Context: an optimization exercise on an open-source flow, tuned for small area, a short achievable clock period and few clock cycles. The choices shown serve that exercise and are no tape-out recipe. In this exercise RTL edits were held to simulation tests only and were not proved equivalent to the original. No activity file was given, so power comes from the tool's default toggle rates.

===== design/flow/run.sh =====
#!/bin/bash
# synth_recipe.tcl (not shown) runs the flow's synth.tcl, then flattens the netlist and writes it again
# the make line also repeats each setting of config.mk as NAME=value (left out here)
make -C /OpenROAD-flow-scripts/flow DESIGN_CONFIG=/design/flow/config.mk WORK_HOME=/design/flow/orfs CLKGATE_MAP_FILE= SYNTH_SCRIPT=/design/flow/synth_recipe.tcl finish

===== design/flow/config.mk =====
export PLATFORM = sky130hd
export DESIGN_NAME = axi4_sram
export DESIGN_NICKNAME = axi4_sram
export VERILOG_FILES = /design/flow/design.v
export SDC_FILE = /design/flow/constraint.sdc
export NUM_CORES = 4
export LEC_CHECK = 0
export CAP_MARGIN = 20
export CORE_MARGIN = 2
export CORE_UTILIZATION = 45
export PLACE_DENSITY = 0.6
export SLEW_MARGIN = 20
export SYNTH_MEMORY_MAX_BITS = 8192

===== design/flow/constraint.sdc =====
create_clock -name core_clock -period 6.0 [get_ports {ACLK}]
set_input_delay 1.2000 -clock core_clock [delete_from_list [all_inputs] [get_ports {ACLK}]]
set_output_delay 1.2000 -clock core_clock [all_outputs]
set_load 0.01 [all_outputs]

===== design/flow/design.v =====
`timescale 1ns/1ps
module simple_memory #(
  parameter ADDR_WIDTH = 32,
  parameter DATA_WIDTH = 32,
  parameter MEM_DEPTH  = 1024
)(
  input  wire                      clk,
  input  wire                      rst,
  input  wire                      write_en,
  input  wire [ADDR_WIDTH-3:0]     addr,        
  input  wire [DATA_WIDTH-1:0]     write_data,
  output reg  [DATA_WIDTH-1:0]     read_data
);
  reg [DATA_WIDTH-1:0] mem [0:MEM_DEPTH-1];
  always @(posedge clk) begin
    if (write_en) begin
      mem[addr] <= write_data;
    end
    read_data <= mem[addr];  
  end
endmodule
`timescale 1ns/1ps
module axi4_memory_controller #(
  parameter ADDR_WIDTH = 32,
  parameter DATA_WIDTH = 32,
  parameter WORD_BITS  = ADDR_WIDTH-2    
)(
  input  wire                   ACLK,
  input  wire                   ARESETn,
  input  wire [ADDR_WIDTH-1:0] AWADDR,
  input  wire [7:0]            AWLEN,
  input  wire [2:0]            AWSIZE,
  input  wire [1:0]            AWBURST,
  input  wire                  AWVALID,
  output reg                   AWREADY,
  input  wire [DATA_WIDTH-1:0] WDATA,
  input  wire                  WVALID,
  input  wire                  WLAST,
  output reg                   WREADY,
  output reg [1:0]             BRESP,
  output reg                   BVALID,
  input  wire                  BREADY,
  input  wire [ADDR_WIDTH-1:0] ARADDR,
  input  wire [7:0]            ARLEN,
  input  wire [2:0]            ARSIZE,
  input  wire [1:0]            ARBURST,
  input  wire                  ARVALID,
  output reg                   ARREADY,
  output wire [DATA_WIDTH-1:0] RDATA,
  output reg                   RVALID,
  output reg                   RLAST,
  input  wire                  RREADY,
  output wire [WORD_BITS-1:0]  mem_addr,
  output reg                   mem_write_en,
  output reg  [DATA_WIDTH-1:0] mem_write_data,
  input  wire [DATA_WIDTH-1:0] mem_read_data
);
  localparam S_IDLE        = 3'b000;
  localparam S_WRITE_ADDR  = 3'b001;
  localparam S_WRITE_DATA  = 3'b010;
  localparam S_WRITE_RESP  = 3'b011;
  localparam S_READ_ADDR   = 3'b100;
  localparam S_READ_WAIT   = 3'b101;
  localparam S_READ_DATA   = 3'b110;
  reg [2:0] state;
  reg [7:0] burst_len;
  reg [7:0] burst_cnt;
  reg [WORD_BITS-1:0] addr_reg;     
  reg [WORD_BITS-1:0] wr_addr;      
  assign RDATA = mem_read_data;
  wire rd_advance = (state == S_READ_DATA) && RREADY && !RLAST;
  assign mem_addr = mem_write_en ? wr_addr :
                    rd_advance   ? addr_reg + 1'b1 : addr_reg;
  always @(posedge ACLK or negedge ARESETn) begin
    if (!ARESETn) begin
      AWREADY        <= 0;
      WREADY         <= 0;
      BVALID         <= 0;
      BRESP          <= 0;
      ARREADY        <= 0;
      RVALID         <= 0;
      RLAST          <= 0;
      wr_addr        <= 0;
      mem_write_en   <= 0;
      mem_write_data <= 0;
      burst_cnt      <= 0;
      burst_len      <= 0;
      addr_reg       <= 0;
      state          <= S_IDLE;
    end else begin
      AWREADY        <= 0;
      ARREADY        <= 0;
      mem_write_en   <= 0;
      case (state)
        S_IDLE: begin
          if (AWVALID) begin
            AWREADY   <= 1;
            WREADY    <= 1;
            addr_reg  <= AWADDR[WORD_BITS+1:2];  
            burst_len <= AWLEN;
            burst_cnt <= 0;
            state     <= S_WRITE_DATA;
          end else if (ARVALID) begin
            ARREADY   <= 1;
            addr_reg  <= ARADDR[WORD_BITS+1:2];
            burst_len <= ARLEN;
            burst_cnt <= 0;
            state     <= S_READ_WAIT;
          end
        end
        S_WRITE_DATA: begin
          if (WVALID) begin
            wr_addr        <= addr_reg + burst_cnt[WORD_BITS-1:0];
            mem_write_en   <= 1;
            mem_write_data <= WDATA;
            burst_cnt      <= burst_cnt + 1;
            if (WLAST) begin
              WREADY <= 0;
              BVALID <= 1;
              BRESP  <= 2'b00;  
              state  <= S_WRITE_RESP;
            end
          end
        end
        S_WRITE_RESP: begin
          if (BREADY) begin
            BVALID <= 0;
            state  <= S_IDLE;
          end
        end
        S_READ_WAIT: begin
          RVALID <= 1;
          RLAST  <= (burst_len == 0);
          state  <= S_READ_DATA;
        end
        S_READ_DATA: begin
          if (RREADY) begin
            if (RLAST) begin
              RVALID <= 0;
              RLAST  <= 0;
              state  <= S_IDLE;
            end else begin
              addr_reg  <= addr_reg + 1'b1;
              burst_cnt <= burst_cnt + 1;
              RLAST     <= (burst_cnt + 8'd1 == burst_len);
            end
          end
        end
        default: state <= S_IDLE;
      endcase
    end
  end
endmodule
`timescale 1ns/1ps
module axi4_sram (
  input  wire        ACLK,
  input  wire        ARESETn,
  input  wire [31:0] AWADDR,
  input  wire [7:0]  AWLEN,
  input  wire [2:0]  AWSIZE,
  input  wire [1:0]  AWBURST,
  input  wire        AWVALID,
  output wire        AWREADY,
  input  wire [31:0] WDATA,
  input  wire        WVALID,
  input  wire        WLAST,
  output wire        WREADY,
  output wire [1:0]  BRESP,
  output wire        BVALID,
  input  wire        BREADY,
  input  wire [31:0] ARADDR,
  input  wire [7:0]  ARLEN,
  input  wire [2:0]  ARSIZE,
  input  wire [1:0]  ARBURST,
  input  wire        ARVALID,
  output wire        ARREADY,
  output wire [31:0] RDATA,
  output wire        RVALID,
  output wire        RLAST,
  input  wire        RREADY
);
  wire [6:0]  mem_addr;
  wire        mem_write_en;
  wire [31:0] mem_write_data;
  wire [31:0] mem_read_data;
  axi4_memory_controller #(
    .ADDR_WIDTH(32),
    .DATA_WIDTH(32),
    .WORD_BITS(7)
  ) u_ctrl (
    .ACLK(ACLK), .ARESETn(ARESETn),
    .AWADDR(AWADDR), .AWLEN(AWLEN), .AWSIZE(AWSIZE), .AWBURST(AWBURST),
    .AWVALID(AWVALID), .AWREADY(AWREADY),
    .WDATA(WDATA), .WVALID(WVALID), .WLAST(WLAST), .WREADY(WREADY),
    .BRESP(BRESP), .BVALID(BVALID), .BREADY(BREADY),
    .ARADDR(ARADDR), .ARLEN(ARLEN), .ARSIZE(ARSIZE), .ARBURST(ARBURST),
    .ARVALID(ARVALID), .ARREADY(ARREADY),
    .RDATA(RDATA), .RVALID(RVALID), .RLAST(RLAST), .RREADY(RREADY),
    .mem_addr(mem_addr), .mem_write_en(mem_write_en),
    .mem_write_data(mem_write_data), .mem_read_data(mem_read_data)
  );
  simple_memory #(
    .ADDR_WIDTH(9),
    .DATA_WIDTH(32),
    .MEM_DEPTH(128)
  ) u_mem (
    .clk(ACLK),
    .rst(~ARESETn),
    .write_en(mem_write_en),
    .addr(mem_addr),
    .write_data(mem_write_data),
    .read_data(mem_read_data)
  );
endmodule

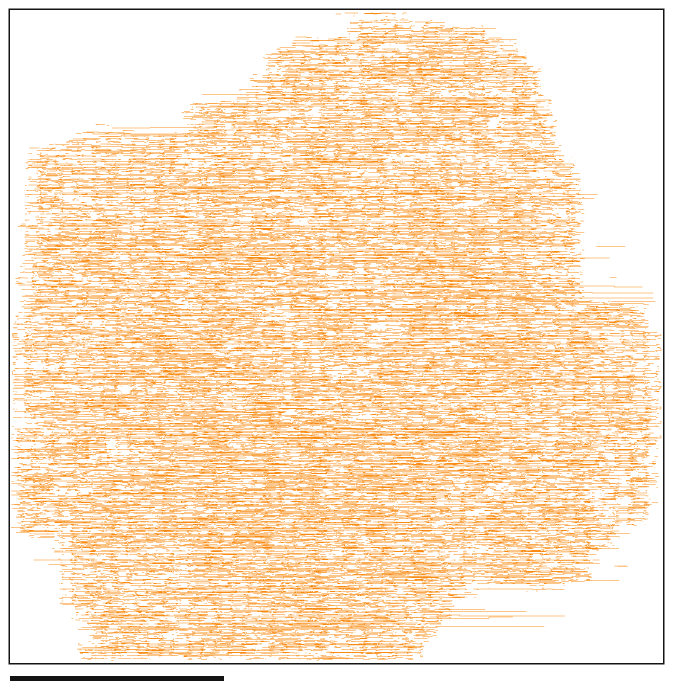
met1.png
Scale bar: 200 µm.
longest straight run: 210 µm
wire length on this layer: 210 mm
share of all routed wire: 42%
nets with wire on the layer: 12731
main direction: horizontal
Routed Wire Length: 504000 µm
Vias: 110000

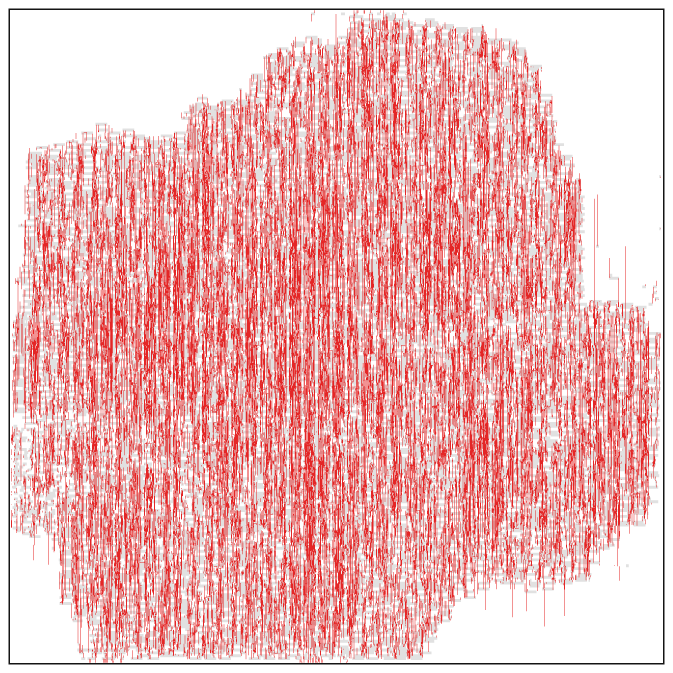
met2.png
Cells faint in the background.
longest straight run: 165 µm
main direction: vertical
nets with wire on the layer: 9985
share of all routed wire: 46%
wire length on this layer: 230 mm
met2 Use GR: 0.409

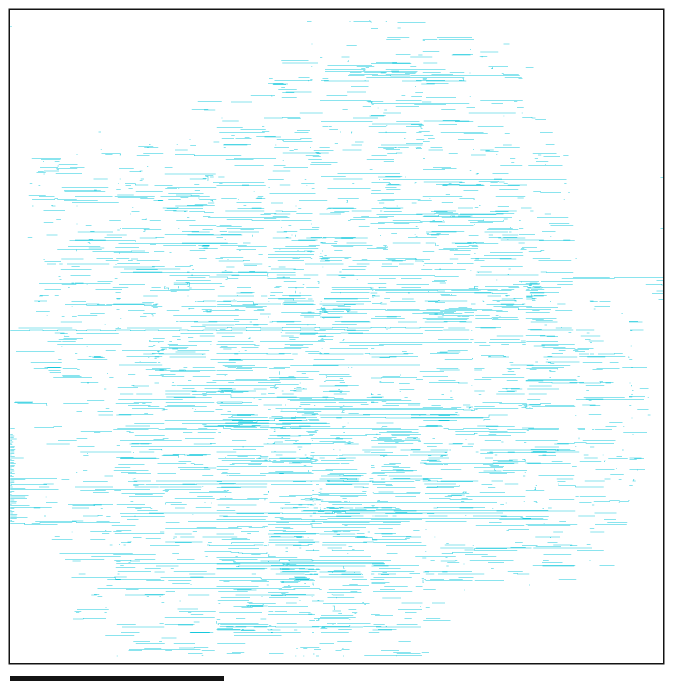
met3.png
Scale bar: 200 µm.
nets with wire on the layer: 1148
share of all routed wire: 9.2%
met3 Use GR: 0.0417

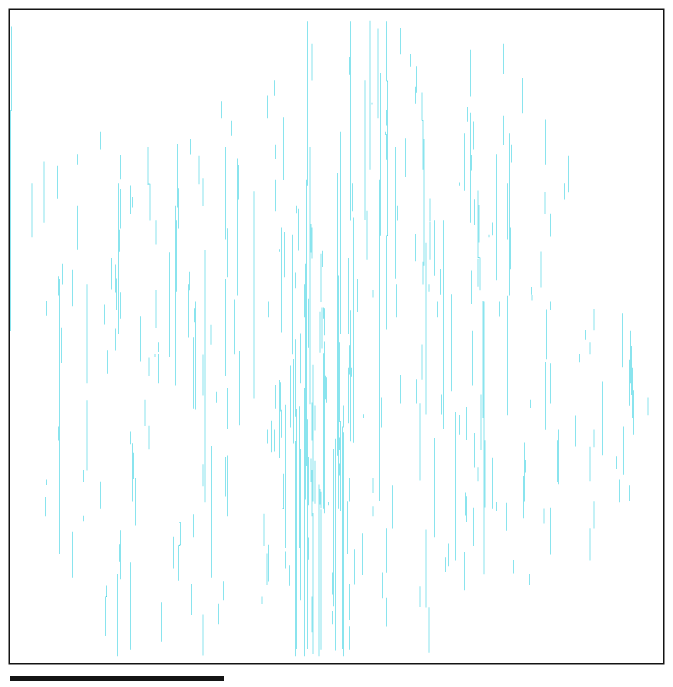
met4.png
Scale bar: 200 µm.
share of all routed wire: 3.6%
nets with wire on the layer: 186
wire length on this layer: 18200 µm
longest straight run: 301 µm
main direction: vertical

==> results_dict.tcl <==
set metrics [dict create \
    grt_overflow 0 \
    multi_input_area_share 0.199 \
    initial_core_util 0.451 \
    port_buffers 107 \
    rrSetupSlack_ns 0.83 \
    layoutNonFillerInstCount 19000 \
    seq_cells 4200 \
    signal_buffers 837 \
    busiest_layer "met2" \
    timing.hold.ws_ns 0.149 \
    largest_register "u_mem.mem" \
    syn_inst 13400 \
    synth_top_family_by_area "simple AND/OR/NAND/NOR gates" \
    r2r_end "u_mem.read_data[12]" \
    power_density_mw_per_mm2 554 \
    total_power_mw 106 \
    firstDrtPassIters 8 \
    clk_path_buf_depth 4 \
    slowest_stage "o31ai_4" \
    postCtsSetupBuffers 0 \
    synth-compound-area-share 0.0185 \
    ff2ff_path_depth 11 \
    switchingPower_mw 43.1 \
    fin_crit_sh 0.861 \
    async_reset_ff_frac 0.0171 \
    drtIter0Drc 14500 \
    critical_path.max_fanout 36 \
    outcome "no timing/DRC/antenna violations" \
    path_depth 11 \
    yosys_warnings 2 \
    p_sw_frac 0.405 \
    crit_path_start_kind "register" \
    end_kind "register" \
    ios 170 \
    comb_cell_power_mw 41.4 \
    synthFlopType "edfxtp_1" \
    die_w_um 612 \
    r2r_start "u_ctrl.state[2]" \
    fin_util 0.522 \
    largest_cell_class "registers" \
    crit_family "simple AND/OR/NAND/NOR gates" \
    nMultiInputCombCells 8270 \
    synth_area_leaders "edfxtp_1 74%, nand2_1 9.5%, nand3_1 9.1%" \
    yosysTopAreaCellShare 0.740 \
    synth_seq_cells 4200 \
    n_clock_buffer 568 \
    maxSlewHeadroom 0.141 \
    top_regs "u_mem.mem x4096, u_ctrl.mem_write_data x32, u_mem.read_data x32" \
    powerClk_mw 25.8 \
    synth-simple-area-share 0.200 \
    slew_viol_final 0 \
    n_tap_cell 4837 \
    pwr-share-comb 0.389 \
    path_buf_inv 3 \
    synth_area_per_cell_um2 12.4 \
    synth_edf_count 4096 \
    place_congestion 0.853 \
    synthToLayoutAreaGrowth_pct 15.7 \
    layout.nets 13900 \
    met1_usage 0.381 \
    multi_input_area_mm2 0.0382 \
    route.met3.wl_um 46400 \
    antennaDiodeCount 15 \
    max_stage_delay_ns 0.93 \
    wl_met1_um 210000 \
    rsz0062_at_grt "false" \
    fp-row-count 223 \
    max_cap_violations 0 \
    synthXorXnorAreaFrac 0.00111 \
    seq_area_frac_synth 0.755 \
    pg_seq_mw 39.2 \
    worst_slew_pin_slew_ns 1.28 \
    p_leak_nw 66.7 \
    dp_hpwl_um 298000 \
    synthAdderAreaFrac 0.000723 \
    max_clock_freq_mhz 194 \
    highest_layer "met5" \
    intPower_mw 63.3 \
    seq_area_mm2 0.126 \
    hold_buffers 0 \
    die_h_um 612 \
    final_cell_area_mm2 0.192 \
    yosysUniqueCellTypes 67 \
    grt_pass1_wl_um 725000 \
    clkSinkCount 4200 \
    clock_latency_ns 1.00 \
    antenna_found_initial 28 \
    syn_area_mm2 0.166 \
    clk_share 0.0703 \
    synthMostInstantiatedCell "nand2_1" \
    grt_pass1_vias 103000 \
    cts_buffers 435 \
    route.detailed.drc 0 \
    largest_reg_flops 4096 \
    power.share.sequential 0.369 \
    critPathArrivalTime_ns 5.86 \
    placed_cells 18200 \
    setup_ws_ns 0.833 \
    critPathRequiredTime_ns 6.69 \
    vias_per_cell 5.81 \
    place_ws_ns 0.0891 \
    cp_cell_sequence "and3b_1 -> a21oi_1 -> o31ai_4 -> buf_12 -> buf_12 -> nand3_1 -> nand3_1 -> a21oi_1 -> nor4_2 -> buf_4 -> nand4_1" \
    synthTopCellsByCount "4197 x nand2_1, 4096 x edfxtp_1, 3028 x nand3_1" \
    placed_cell_area_mm2 0.179 \
    final_common_cell "nand2_1" \
    synth_area_leader_cell "edfxtp_1" \
    path_class "reg -> reg" \
    htreeDepth 5 \
    wl_per_cell_um 26.6 \
    grt_use_total 0.264 \
    min-delay-path-class "in -> async" \
    setup_viol 0 \
    wl_met2_um 230000 \
    inv_count 11 \
    ctsResizeCount 0 \
    drive_above_1_share 0.112 \
    tritoncts "built" \
    ant_nets 0 \
    sh_seq_area 0.653 \
    core_mm2 0.368 \
    muxShareOfSynthArea 0.00169 \
    fill_cells 30900 \
    post-route-min-period_ns 5.17 \
    final-hold-violation-count 0 \
    timing.setup.tns_ns 0 \
    vdd_drop_max_mv 0.443 \
    final_cell_mix "4181 x nand2_1, 4096 x edfxtp_1, 3024 x nand3_1" \
    timing.critical_path.to "u_mem.read_data[12]" \
    grt_start_max_net_pins 110 \
    die_area_mm2 0.374 \
    crit_start "u_ctrl.state[2]" \
    p_clk_frac 0.242 \
    worst_clock_skew_ns 0.0952 \
    cts.reportedPaths.clkPinSlew_ns 0.06 \
    buffer_area_frac 0.0461 \
    cts-root-buf "clkbuf_16" \
    power-top-group "combinational cells" \
]
Testbench counts, summed over its fixed seeds: cycles 30,712.

-- re-timing with driven ports --
In the flow no input, the clock included, has a driving cell. The finished layout below was timed again as built, in two steps. Step 1, drivers: a clkbuf_16 drives ACLK and a buf_2 each remaining input, both assumed. Step 2 also shifts input and output timing later by t, the mid clock arrival at the registers, as if the neighbouring blocks saw the same clock. Three values: ideal ports, drivers, drivers and shift; two values: the first two.
t, ns: 1.058
setup slack, ns: 0.833 / 0.833 / 0.032
worst hold slack (ns): 0.149 / 0.074 / 0.482
worst setup path after step 2: input to register
cell pins on the clock port's net: 1
After both steps setup and hold are still met in this run. The setup slack of this run moves by 0.000 ns with the drivers and by -0.801 ns with both steps.
